From an optimization exercise on the open Yosys and OpenROAD flow, aimed at small area, a short achievable clock period and few clock cycles per item; shortcuts taken in it are not production practice. Where RTL was checked, it was by simulation tests only, not by an equivalence proof against the original. Some runs may be left out. An edit can pass the tests and still lose a function that they never use. For run 2, only the layout was checked, not whether the RTL still works.

==> flow/design.v <==
module EC_TOP(
           clk, rst_n, in_valid,
           in_Px, in_Py, in_Qx, in_Qy, in_prime, in_a,
           out_valid, out_Rx, out_Ry
       );
input clk, rst_n, in_valid;
input [6-1:0] in_Px, in_Py, in_Qx, in_Qy, in_prime, in_a;
output reg out_valid;
output reg [6-1:0] out_Rx, out_Ry;
wire [6-1:0] inv_out;
reg [5:0] IP_out;
reg [1:0] count;
reg [6-1:0] IN_1,IN_Px,IN_Py,IN_Qx,IN_Qy,IN_a,IN_prime,m_out,IN_2;
reg [5:0] ox,oy;
reg [12:0] mod3_in;
reg [11:0] mod1_in;
reg [11:0] mod2_in;
reg [5:0] mod1_out,mod2_out,mod3_out;
always @(posedge clk or negedge rst_n)
begin
    if(!rst_n)
    begin
        count<=0;
    end
    else
    begin
        if(count==0)
        begin
            if(in_valid)
                count<=count+1;
            else
                count<=count;
        end
        else
        begin
            if(out_valid)
                count<=0;
            else
                count<=count+1;
        end
    end
end
always @(posedge clk  )
begin
    begin
        if(in_valid)begin
            IN_Px<=in_Px;
            IN_Py<=in_Py;
            IN_Qx<=in_Qx;
            IN_Qy<=in_Qy;
            IN_a<=in_a;
            IN_prime<=in_prime;
        end
        else begin
            IN_Px<=IN_Px;
            IN_Py<=IN_Py;
            IN_Qx<=IN_Qx;
            IN_Qy<=IN_Qy;
            IN_a<=IN_a;
            IN_prime<=IN_prime;
        end
    end
end
always @(posedge clk  )
begin
    begin
        if(count==1)
            IP_out<=inv_out;
        else
            IP_out<=IP_out;
    end
end
always @(posedge clk  )
begin
    begin
        if(in_valid)begin
            IN_2<=mod1_out;
        end
        else
            IN_2<=IN_2;
    end
end
always @(posedge clk  )begin
    begin
        if(count==1)
            m_out<=mod3_out;
        else
            m_out<=m_out;
    end
end
always @(*) begin
    if(count==0)
    begin
        if(in_Px!=in_Qx||in_Py!=in_Qy)
            mod1_in=in_prime+in_Qx-in_Px;
        else
            mod1_in=2*in_Py;
    end
    else if (count==1) begin
        mod1_in=mod2_out*IN_Px;
    end
    else if (count==2)
        mod1_in=IP_out*m_out;
    else if (count==3)
        mod1_in=IP_out*m_out;
    else
        mod1_in=0;
end
always @(*) begin
    if(count==1)
        mod2_in=3*IN_Px;
    else if (count==2)
        mod2_in=IN_prime+IN_prime-IN_Px-IN_Qx;
    else if (count==3)
        mod2_in=IN_prime+IN_Px-ox;
    else
        mod2_in=0;
end
always @(*) begin
    if(count==1)begin
        if(IN_Px!=IN_Qx||IN_Py!=IN_Qy)
            mod3_in=IN_prime+IN_Qy-IN_Py;
        else
            mod3_in=mod1_out+IN_a;
    end
    else if (count==2)
        mod3_in=mod1_out*mod1_out+mod2_out;
    else if (count==3)
        mod3_in=mod1_out*mod2_out+IN_prime-IN_Py;
    else
        mod3_in=0;
end
always @(*) begin
    if(count==0)
        mod1_out=mod1_in%in_prime;
    else
        mod1_out=mod1_in%IN_prime;
end
always @(*) begin
    mod2_out=mod2_in%IN_prime;
end
always @(*) begin
    mod3_out=mod3_in%IN_prime;
end
always @(posedge clk  )
begin
    begin
        if(count==2)
            ox<=mod3_out;
        else
            ox<=ox;
    end
end
always @(posedge clk or negedge rst_n)
begin
    if(!rst_n)
    begin
        out_Rx<=0;
        out_Ry<=0;
        out_valid<=0;
    end
    else
    begin
        if(count==3)
        begin
            out_valid<=1;
            out_Rx<=ox;
            out_Ry<=mod3_out;
        end
        else
        begin
            out_valid<=0;
            out_Rx<=0;
            out_Ry<=0;
        end
    end
end
INV_IP #(.IP_WIDTH(6)) I_INV_IP (.IN_1(IN_prime),.IN_2(IN_2),.OUT_INV(inv_out));
endmodule
module INV_IP #(parameter IP_WIDTH = 6) (
    IN_1, IN_2,
    OUT_INV
);
input  [IP_WIDTH-1:0] IN_1, IN_2;
output [IP_WIDTH-1:0] OUT_INV;
wire signed [IP_WIDTH:0] lv_out;
wire [IP_WIDTH-1:0] big_in,small_in;
assign big_in=(IN_1>IN_2)? IN_1 : IN_2;
assign small_in=(IN_1>IN_2)? IN_2 : IN_1;
wire [5:0] a1, b1;
wire [4:0] q1, r1;
wire signed [5:0] t1_1, t2_1, t3_1;
assign a1=big_in;
assign b1=small_in;
assign q1=a1/b1;
assign r1=a1%b1;
assign t1_1=0;
assign t2_1=1;
assign t3_1=t1_1-t2_1*q1;
wire [5:0] a2;
wire [4:0] b2;
wire [4:0] q2, r2;
wire signed [5:0] t1_2, t2_2, t3_2;
assign a2=b1;
assign b2=(r1==0) ? 1 : r1;
assign q2=a2/b2;
assign r2=a2%b2;
assign t1_2=t2_1;
assign t2_2=(r1==0) ? t2_1 : t3_1;
assign t3_2=t1_2-t2_2*q2;
wire [4:0] a3, b3;
wire [3:0] q3, r3;
wire signed [5:0] t1_3, t2_3, t3_3;
assign a3=b2;
assign b3=(r2==0) ? 1 : r2;
assign q3=a3/b3;
assign r3=a3%b3;
assign t1_3=t2_2;
assign t2_3=(r2==0) ? t2_2 : t3_2;
assign t3_3=t1_3-t2_3*q3;
wire [4:0] a4;
wire [3:0] b4;
wire [3:0] q4;
wire [2:0] r4;
wire signed [5:0] t1_4, t2_4, t3_4;
assign a4=b3;
assign b4=(r3==0) ? 1 : r3;
assign q4=a4/b4;
assign r4=a4%b4;
assign t1_4=t2_3;
assign t2_4=(r3==0) ? t2_3 : t3_3;
assign t3_4=t1_4-t2_4*q4;
wire [3:0] a5;
wire [2:0] b5;
wire [2:0] q5;
wire [1:0] r5;
wire signed [5:0] t1_5, t2_5, t3_5;
assign a5=b4;
assign b5=(r4==0) ? 1 : r4;
assign q5=a5/b5;
assign r5=a5%b5;
assign t1_5=t2_4;
assign t2_5=(r4==0) ? t2_4 : t3_4;
assign t3_5=t1_5-t2_5*q5;
wire [2:0] a6;
wire [1:0] b6;
wire [1:0] q6;
wire r6;
wire signed [5:0] t1_6, t2_6, t3_6;
assign a6=b5;
assign b6=(r5==0) ? 1 : r5;
assign q6=a6/b6;
assign r6=a6%b6;
assign t1_6=t2_5;
assign t2_6=(r5==0) ? t2_5 : t3_5;
assign t3_6=t1_6-t2_6*q6;
wire [1:0] a7;
wire b7;
wire q7;
wire r7;
wire signed [5:0] t1_7, t2_7, t3_7;
assign a7=b6;
assign b7=(r6==0) ? 1 : r6;
assign q7=a7/b7;
assign r7=a7%b7;
assign t1_7=t2_6;
assign t2_7=(r6==0) ? t2_6 : t3_6;
assign t3_7=t1_7-t2_7*q7;
assign lv_out=t2_7;
assign OUT_INV =(lv_out[IP_WIDTH]) ? lv_out+big_in: lv_out;
endmodule
==> flow/run.sh <==
#!/bin/bash
# synth_recipe.tcl (not shown) runs the flow's synth.tcl, then flattens the netlist and writes it again
# the make line also repeats each setting of config.mk as NAME=value (left out here)
make -C /OpenROAD-flow-scripts/flow DESIGN_CONFIG=/design/flow/config.mk WORK_HOME=/design/flow/orfs CLKGATE_MAP_FILE= SYNTH_SCRIPT=/design/flow/synth_recipe.tcl finish
==> flow/config.mk <==
export PLATFORM = sky130hd
export DESIGN_NAME = EC_TOP
export DESIGN_NICKNAME = EC_TOP
export VERILOG_FILES = /design/flow/design.v
export SDC_FILE = /design/flow/constraint.sdc
export NUM_CORES = 4
export LEC_CHECK = 0
export CAP_MARGIN = 20
export CORE_MARGIN = 2
export CORE_UTILIZATION = 40
export SLEW_MARGIN = 20
==> flow/constraint.sdc <==
create_clock -name core_clock -period 90.0 [get_ports {clk}]
set_input_delay 18.0000 -clock core_clock [delete_from_list [all_inputs] [get_ports {clk}]]
set_output_delay 18.0000 -clock core_clock [all_outputs]
set_load 0.01 [all_outputs]
Figure 1. Ports around the boundary (run 1).
Pins as bars across the die edge, other pins in gray.
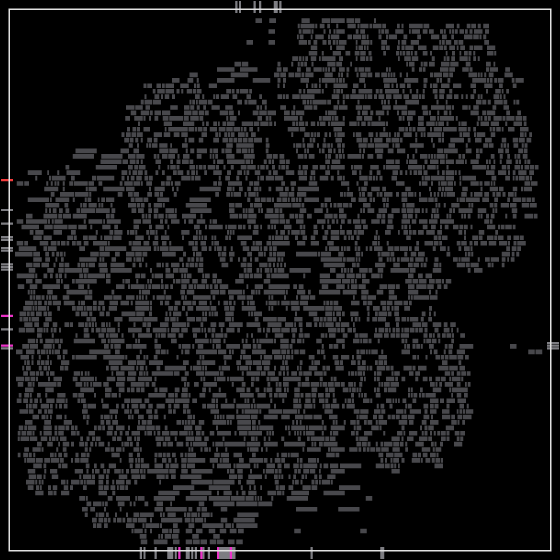
[`in_Px`] magenta | pins: 6 | direction: input | edge: 4 south, 2 west
[`rst_n`] red | pins: 1 | direction: input | edge: west

Figure 2. Signal metal coverage by tile (run 1).
Bar = 100 µm. The die is cut into 27 by 27 equal tiles; dark blue is low, red is high, scaled to the fullest tile. Values are wire area over tile area, all layers added.
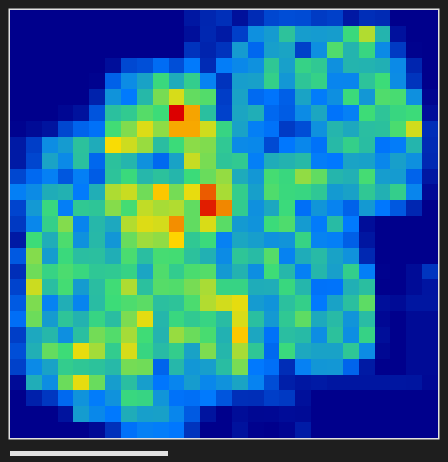
densest ninth of the die: center
mean over tiles: 0.18
tiles over half the peak: 16%

Figure 3. Placement by cell class (run 1).
Bar = 100 µm.
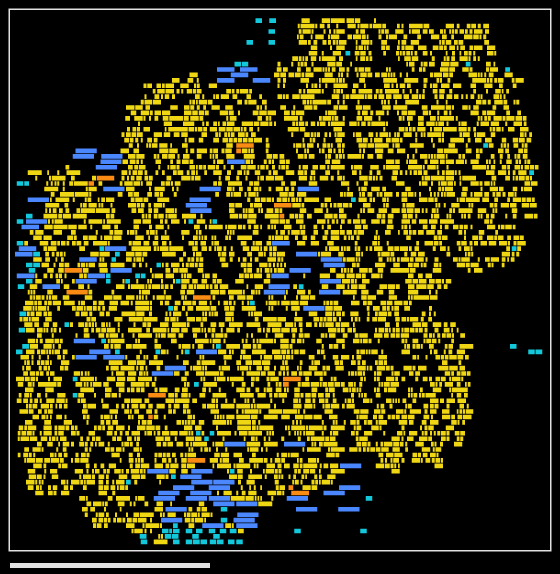
[sequential cells] blue | cells: 75
[combinational and other logic] yellow | cells: 3476
[clock drivers and dummy loads] orange | cells: 16
[remaining buffers and delay cells] cyan | cells: 90
Final Instance Area: 0.0304 mm²
num rows: 97
fraction of area in registers: 7.17%

==> flow_metrics.env, run 1 <==
export IMPL_synth_top_flop_cell="edfxtp_1"
export IMPL_n_tap_cell=940
export IMPL_drtIter0Drc=1555
export IMPL_drc=0
export IMPL_cts_resized=0
export IMPL_place_gp_congestion=0.957
export IMPL_crit_start="IN_Px[1]"
export IMPL_clk_path_buf_depth=2
export IMPL_seqCellArea_mm2=0.00218
export IMPL_cts_tree="done"
export IMPL_rsz0062_at_grt="false"
export IMPL_ctsRootBufferMaster="clkbuf_16"
export IMPL_die_y_um=271
export IMPL_synth_cells=3620
export IMPL_stdcell_count=4597
export IMPL_async_reset_ff_share_pct=20.0
export IMPL_layout_commonest_cell="ha_1"
export IMPL_synthTopCellsByArea="ha_1 21%, fa_1 9.4%, edfxtp_1 6.3%, inv_1 5.0%, nand2_1 4.1%"
export IMPL_ys_ff_latch=75
export IMPL_synth_area_per_cell_um2=7.85
export IMPL_muxShareOfSynthArea_pct=4.92
export IMPL_vias=26100
export IMPL_timing_final_hold_violations=0
export IMPL_slowest_delay_ns=0.90
export IMPL_synth_top_area_cell="ha_1"
export IMPL_crit_top_cell="o21a_1"
export IMPL_first_pass_iters=5
export IMPL_areaGrowthSynthToFinish_pct=6.90
export IMPL_synth_compound_area_share_pct=23.7
export IMPL_place_area_mm2=0.0301
export IMPL_setup_viol=0
export IMPL_dieWidth_um=271
export IMPL_syn_nets=4271
export IMPL_dp_cells=4581
export IMPL_numClockSinks=75
export IMPL_fin_util_pct=43.3
export IMPL_clock_skew_final_ns=0.0140
export IMPL_synth_commonest_cells="478 x ha_1, 379 x inv_1, 314 x nand2_1"
export IMPL_grt_pass1_wl_um=136000
export IMPL_fmax_ghz=0.0122
export IMPL_syn_area_mm2=0.0284
export IMPL_postCtsSetupRepairBufs=0
export IMPL_multi_input_area_mm2=0.0245
export IMPL_m1WireLength_um=39200
export IMPL_worst_pin_slew_ns=1.06
export IMPL_wire_per_inst_um=18.4
export IMPL_reg2reg_from="IN_Px[1]"
export IMPL_clk_share_pct=0.997
export IMPL_reg2reg_depth=354
export IMPL_ys_warn_count=1
export IMPL_yosysSeqAreaShare_pct=7.66
export IMPL_synth_simple_area_share_pct=20.6
export IMPL_grtUsageTotal_pct=22.8
export IMPL_arrival_ns=81.95
export IMPL_antenna_found_initial=3
export IMPL_nNonClkBuffers=90
export IMPL_ctsHoldBuffers=0
export IMPL_port_buffers=51
export IMPL_ant_nets=0
export IMPL_cp_start_kind="flip-flop"
export IMPL_hold_ws_ns=0.532
export IMPL_use_met3_pct=1.38
export IMPL_max_slew_margin_pct=28.8
export IMPL_synth_edf_count=60
export IMPL_cts_max_level=3
export IMPL_cp_max_fo=18
export IMPL_hold_path_class="flip-flop to flip-flop"
export IMPL_wirelength_um=84400
export IMPL_run_status="complete, no violations"
export IMPL_slowest_stage="mux2i_1"
export IMPL_drv_slew=0
export IMPL_grtUsageMet1_pct=30.8
export IMPL_num_io_pins=52
export IMPL_tns_ns=0
export IMPL_yosys_area_share_adder_pct=30.5
export IMPL_multi_input_area_share_pct=80.6
export IMPL_timing_rr_end="out_Ry[3]"
export IMPL_critPathTopFamily="compound AO/OA/AOI/OAI gates"
export IMPL_synth_cell_types=127
export IMPL_dominant_cells="multi-input gates"
export IMPL_wl_met3_um=3280
export IMPL_fin_crit_ns=81.68
export IMPL_end_kind="flip-flop"
export IMPL_worst_slack_ns=8.32
export IMPL_coreArea_mm2=0.0701
export IMPL_max_cap_viol_count=0
export IMPL_clock_latency_ns=0.40
export IMPL_clkTransAtPathRegs_ns=0.08
export IMPL_antenna_cells=0
export IMPL_crit_buf_inv=19
export IMPL_via_per_inst=5.68
export IMPL_fin_nets=4303
export IMPL_netlist_area_leader_share_pct=21.0
export IMPL_period_share_pct=90.8
export IMPL_grt_use_met2_pct=39.0
export IMPL_cp_required_ns=90.27
Testbench counts for the RTL of run 1, summed over its fixed seeds: cycles 12,800, items 3,200.
Figure 4. Signal wires on met2 (run 1).
Bar = 100 µm.
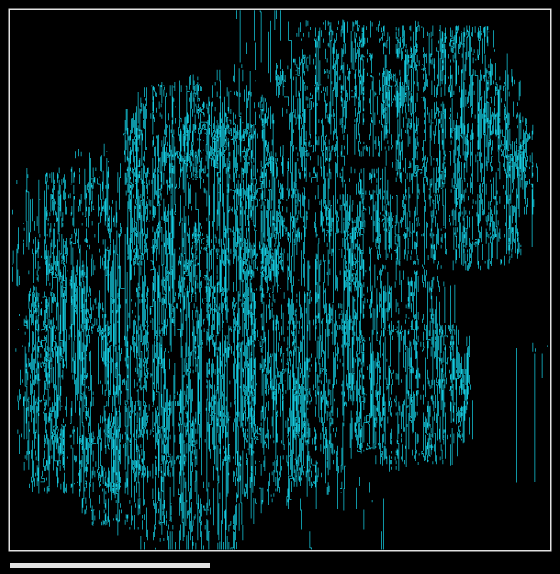

## Run 2: large edit since run 1, in outline
flow/design.v: 271 -> 16511 lines; modules unchanged: 0
  EC_TOP: edited, 179 -> 54 lines
  EC_COMB: new, 16457 lines
  removed: INV_IP
==> module EC_TOP as of run 2 <==
module EC_TOP(
    clk, rst_n, in_valid,
    in_Px, in_Py, in_Qx, in_Qy, in_prime, in_a,
    out_valid, out_Rx, out_Ry
);
input clk, rst_n, in_valid;
input [5:0] in_Px, in_Py, in_Qx, in_Qy, in_prime, in_a;
output reg out_valid;
output reg [5:0] out_Rx, out_Ry;
reg v1, v2;
always @(posedge clk or negedge rst_n) begin
    if (!rst_n) begin
        v1 <= 1'b0;
        v2 <= 1'b0;
    end else begin
        v1 <= in_valid;
        v2 <= v1;
    end
end
reg [5:0] p, Px, Py, Qx, Qy, a;
always @(posedge clk) begin
    if (in_valid) begin
        p  <= in_prime;
        Px <= in_Px;
        Py <= in_Py;
        Qx <= in_Qx;
        Qy <= in_Qy;
        a  <= in_a;
    end
end
reg  [5:0] sv;
reg        sflip;
wire [5:0] y, rx;
wire       flip;
always @(posedge clk) begin
    sv    <= y;
    sflip <= flip;
end
EC_COMB u_comb (
    .p(p), .Px(Px), .Py(Py), .Qx(Qx), .Qy(Qy), .a(a), .sv(sv),
    .ph(v2), .sflip(sflip), .y(y), .rx(rx), .flip(flip)
);
always @(posedge clk or negedge rst_n) begin
    if (!rst_n) begin
        out_valid <= 1'b0;
        out_Rx    <= 6'd0;
        out_Ry    <= 6'd0;
    end else begin
        out_valid <= v2;
        out_Rx    <= v2 ? rx : 6'd0;
        out_Ry    <= v2 ? y  : 6'd0;
    end
end
endmodule
==> flow/flow/run.sh (new file) <==
#!/bin/bash
# Layout flow: the standard synthesis, then the combinational logic between the
# registers is re-mapped with a stronger ABC script (every register instance, its name
# and its cell type are kept as the standard synthesis made them), then the standard
# layout steps from floorplan to finish.
set -euo pipefail
HERE=$(pwd)
RES=$HERE/orfs/results/${FLOW_PLATFORM}/EC_TOP/base
LIB=$FLOW_HOME/platforms/${FLOW_PLATFORM}/lib/sky130_fd_sc_hd__tt_025C_1v80.lib
YOSYS=$FLOW_HOME/../tools/install/yosys/bin/yosys
[ -x "$YOSYS" ] || YOSYS=yosys

# 1. standard synthesis
bash standard.sh synth > std_synth.log 2>&1
cp $RES/1_2_yosys.v std_synth.v

# 2. re-map the combinational logic
DU=""
for c in $(cat flow/dont_use.txt); do DU="$DU -dont_use $c"; done
cat > resynth.ys <<EOT
read_liberty -ignore_miss_func $LIB
read_verilog std_synth.v
hierarchy -top $FLOW_TOP
setattr -mod -set keep_hierarchy 1 sky130_fd_sc_hd__*df* sky130_fd_sc_hd__*dl*
flatten
opt_clean -purge
tee -o resynth_before.txt stat -liberty $LIB
abc -script $HERE/flow/resynth.abc -liberty $LIB $DU
opt_clean -purge
hilomap -singleton -hicell sky130_fd_sc_hd__conb_1 HI -locell sky130_fd_sc_hd__conb_1 LO
splitnets
opt_clean -purge
select $FLOW_TOP
tee -o resynth_after.txt stat -liberty $LIB
write_verilog -noattr -nohex -nodec -selected resynth.v
EOT
$YOSYS -l resynth.log -q resynth.ys > /dev/null 2>&1
cp resynth.v $RES/1_2_yosys.v
rm -f $RES/1_synth.odb $RES/1_synth.sdc

# 3. standard layout from the new netlist
bash standard.sh > std_layout.log 2>&1
==> flow/flow/dont_use.txt (new file) <==
sky130_fd_sc_hd__probe_p_8 sky130_fd_sc_hd__probec_p_8 sky130_fd_sc_hd__lpflow_bleeder_1 sky130_fd_sc_hd__lpflow_clkbufkapwr_1 sky130_fd_sc_hd__lpflow_clkbufkapwr_16 sky130_fd_sc_hd__lpflow_clkbufkapwr_2 sky130_fd_sc_hd__lpflow_clkbufkapwr_4 sky130_fd_sc_hd__lpflow_clkbufkapwr_8 sky130_fd_sc_hd__lpflow_clkinvkapwr_1 sky130_fd_sc_hd__lpflow_clkinvkapwr_16 sky130_fd_sc_hd__lpflow_clkinvkapwr_2 sky130_fd_sc_hd__lpflow_clkinvkapwr_4 sky130_fd_sc_hd__lpflow_clkinvkapwr_8 sky130_fd_sc_hd__lpflow_decapkapwr_12 sky130_fd_sc_hd__lpflow_decapkapwr_3 sky130_fd_sc_hd__lpflow_decapkapwr_4 sky130_fd_sc_hd__lpflow_decapkapwr_6 sky130_fd_sc_hd__lpflow_decapkapwr_8 sky130_fd_sc_hd__lpflow_inputiso0n_1 sky130_fd_sc_hd__lpflow_inputiso0p_1 sky130_fd_sc_hd__lpflow_inputiso1n_1 sky130_fd_sc_hd__lpflow_inputiso1p_1 sky130_fd_sc_hd__lpflow_inputisolatch_1 sky130_fd_sc_hd__lpflow_isobufsrc_1 sky130_fd_sc_hd__lpflow_isobufsrc_16 sky130_fd_sc_hd__lpflow_isobufsrc_2 sky130_fd_sc_hd__lpflow_isobufsrc_4 sky130_fd_sc_hd__lpflow_isobufsrc_8 sky130_fd_sc_hd__lpflow_isobufsrckapwr_16 sky130_fd_sc_hd__lpflow_lsbuf_lh_hl_isowell_tap_1 sky130_fd_sc_hd__lpflow_lsbuf_lh_hl_isowell_tap_2 sky130_fd_sc_hd__lpflow_lsbuf_lh_hl_isowell_tap_4 sky130_fd_sc_hd__lpflow_lsbuf_lh_isowell_4 sky130_fd_sc_hd__lpflow_lsbuf_lh_isowell_tap_1 sky130_fd_sc_hd__lpflow_lsbuf_lh_isowell_tap_2 sky130_fd_sc_hd__lpflow_lsbuf_lh_isowell_tap_4
==> flow/flow/resynth.abc (new file) <==
strash
dc2
balance; rewrite; refactor; balance; rewrite; rewrite -z; balance; refactor -z; rewrite -z; balance
dch -f
&get -n
&dch -f
&nf
&put
strash
dc2
balance; rewrite; refactor; balance; rewrite; rewrite -z; balance; refactor -z; rewrite -z; balance
&get -n
&deepsyn -T 20
&put
dch -f
map -a
map -D 14000
topo
==> flow/standard.sh (new file) <==
#!/bin/bash
# synth_recipe.tcl (not shown) runs the flow's synth.tcl, then flattens the netlist and writes it again
# the make line also repeats each setting of config.mk as NAME=value (left out here)
make -C /OpenROAD-flow-scripts/flow DESIGN_CONFIG=/design/flow/config.mk WORK_HOME=/design/flow/orfs CLKGATE_MAP_FILE= SYNTH_SCRIPT=/design/flow/synth_recipe.tcl "${@:-finish}"
--- a/flow/config.mk
+++ b/flow/config.mk
@@ -6,4 +6,5 @@
 export NUM_CORES = 4
 export LEC_CHECK = 0
+export ABC_AREA = 1
 export CAP_MARGIN = 20
 export CORE_MARGIN = 2
removed: flow/run.sh
Figure 5. Signal wires on met2 (run 2).
Bar = 50 µm.
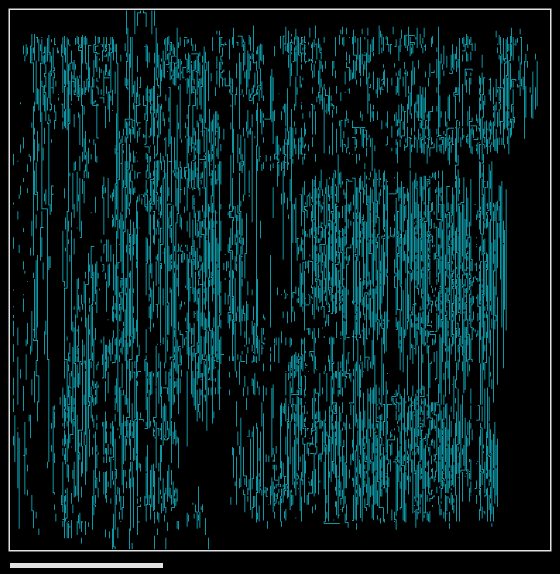
share of all routed wire: 40%
longest straight run: 69.4 µm
wire length on this layer: 21.0 mm
main direction: vertical

==> flow_metrics.env, run 2 <==
export IMPL_clkTransAtPathRegs_ns=0.05
export IMPL_drtIter0Drc=2454
export IMPL_numClockSinks=58
export IMPL_dpl_hpwl_um=41600
export IMPL_clk_path_buf_depth=2
export IMPL_crit_buf_inv=4
export IMPL_cts_max_level=3
export IMPL_n_tap_cell=384
export IMPL_grt_busiest_layer="met2"
export IMPL_timing_final_hold_violations=0
export IMPL_max_slew_margin_pct=23.2
export IMPL_slowest_delay_ns=0.91
export IMPL_layout_commonest_cell="nand2_1"
export IMPL_syn_nets=2128
export IMPL_ctsHoldBuffers=0
export IMPL_numCtsBuffers=9
export IMPL_drv_slew=0
export IMPL_syn_area_mm2=0.0118
export IMPL_die_y_um=176
export IMPL_m1WireLength_um=23100
export IMPL_dominant_cells="multi-input gates"
export IMPL_buf_share_pct=5.25
export IMPL_grtUsageTotal_pct=33.5
export IMPL_wire_per_inst_um=20.7
export IMPL_hold_path_class="flip-flop to flip-flop"
export IMPL_drc=0
export IMPL_setup_viol=0
export IMPL_worst_slack_ns=64.80
export IMPL_synth_cells=2089
export IMPL_cp_max_fo=26
export IMPL_clock_latency_ns=0.34
export IMPL_cp_depth=115
export IMPL_grt_use_met2_pct=49.2
export IMPL_tns_ns=0
export IMPL_multi_input_area_share_pct=69.0
export IMPL_reg2reg_depth=115
export IMPL_seqCellArea_mm2=0.00160
export IMPL_areaGrowthSynthToFinish_pct=12.3
export IMPL_ctsRootBufferMaster="clkbuf_16"
export IMPL_ant_nets=0
export IMPL_first_pass_iters=9
export IMPL_rows=62
export IMPL_wl_met3_um=6480
export IMPL_port_buffers=51
export IMPL_end_kind="flip-flop"
export IMPL_postCtsSetupRepairBufs=0
export IMPL_num_io_pins=52
export IMPL_antenna_cells=0
export IMPL_dieWidth_um=176
export IMPL_rsz0062_at_grt="false"
export IMPL_place_gp_congestion=1.06
export IMPL_stdcell_count=2565
export IMPL_final_cell_area_mm2=0.0133
export IMPL_hold_ws_ns=0.356
export IMPL_arrival_ns=25.42
export IMPL_fillers=3091
export IMPL_fin_nets=2215
export IMPL_grt_pass1_wl_um=81300
export IMPL_vias=16000
export IMPL_wirelength_um=53000
export IMPL_ys_warn_count=1
export IMPL_cp_start_kind="flip-flop"
export IMPL_cp_required_ns=90.23
export IMPL_cts_resized=0
export IMPL_fmax_ghz=0.0397
export IMPL_use_met3_pct=7.88
export IMPL_seq_share_pct=12.0
export IMPL_synth_area_per_cell_um2=5.66
export IMPL_dr_max_layer_used="met5"
export IMPL_place_area_mm2=0.0130
export IMPL_crit_top_cell="nand2_1"
export IMPL_fin_crit_ns=25.20
export IMPL_grt_pass1_vias=14400
export IMPL_slowest_stage="clkinv_1"
export IMPL_reg2reg_from="v2"
export IMPL_dp_cells=2549
export IMPL_clock_skew_final_ns=0.0137
export IMPL_critPathTopFamily="compound AO/OA/AOI/OAI gates"
export IMPL_timing_rr_end="out_Ry[3]"
export IMPL_coreArea_mm2=0.0289
export IMPL_max_cap_viol_count=0
export IMPL_multi_input_area_mm2=0.00917
export IMPL_grtUsageMet1_pct=47.3
export IMPL_via_per_inst=6.22
export IMPL_worst_pin_slew_ns=1.15
export IMPL_clk_share_pct=2.03
export IMPL_cts_tree="done"
export IMPL_fin_util_pct=45.9
export IMPL_crit_start="v2"
export IMPL_run_status="complete, no violations"
export IMPL_antenna_found_initial=0
export IMPL_regToRegSetupSlack_ns=64.80
export IMPL_nNonClkBuffers=76
export IMPL_period_share_pct=28.0
Figure 6. Signal metal coverage by tile (run 2).
Bar = 50 µm. The die is cut into 35 by 35 equal tiles; dark blue is low, red is high, scaled to the fullest tile. Values are wire area over tile area, all layers added.
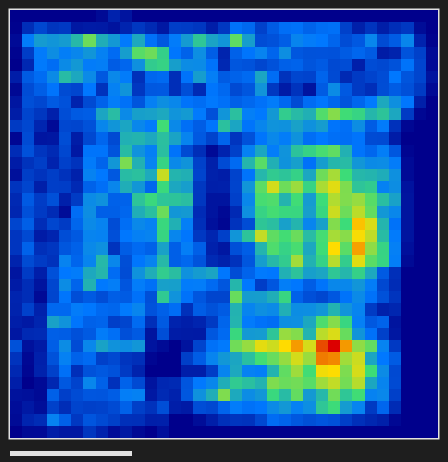
emptiest ninth of the die: south-west
fullest tile: 1.3
nearly empty tiles: 12%

re-timing with driven ports:
Ports are ideal in the flow. The routed layouts listed here were re-timed in OpenROAD.
Step 1 (the two cells are an assumption about what drives the block):
set clk [get_ports {clk}]
set_driving_cell -lib_cell sky130_fd_sc_hd__clkbuf_16 $clk
set_driving_cell -lib_cell sky130_fd_sc_hd__buf_2 [delete_from_list [all_inputs] $clk]
Step 2, shift: input delay + t, output delay - t, t = (earliest + latest rising clock arrival at the registers) / 2. This alone moves slack from input paths to output paths.
Slacks: no drivers / after step 1 / after step 2; pairs: no drivers / after step 1.
run | t, ns | setup WS [ns] | hold WS [ns] | clock arrival spread, ns | slew at the worst register clock pin (ns)
run 1 | 0.440 | 8.319 / 8.319 / 8.319 | 0.532 / 0.532 / 0.532 | 0.014 / 0.014 | 0.08 / 0.08
run 2 | 0.368 | 64.804 / 64.804 / 64.804 | 0.356 / 0.356 / 0.356 | 0.014 / 0.014 | 0.06 / 0.06
After both steps every run listed still meets setup and hold.
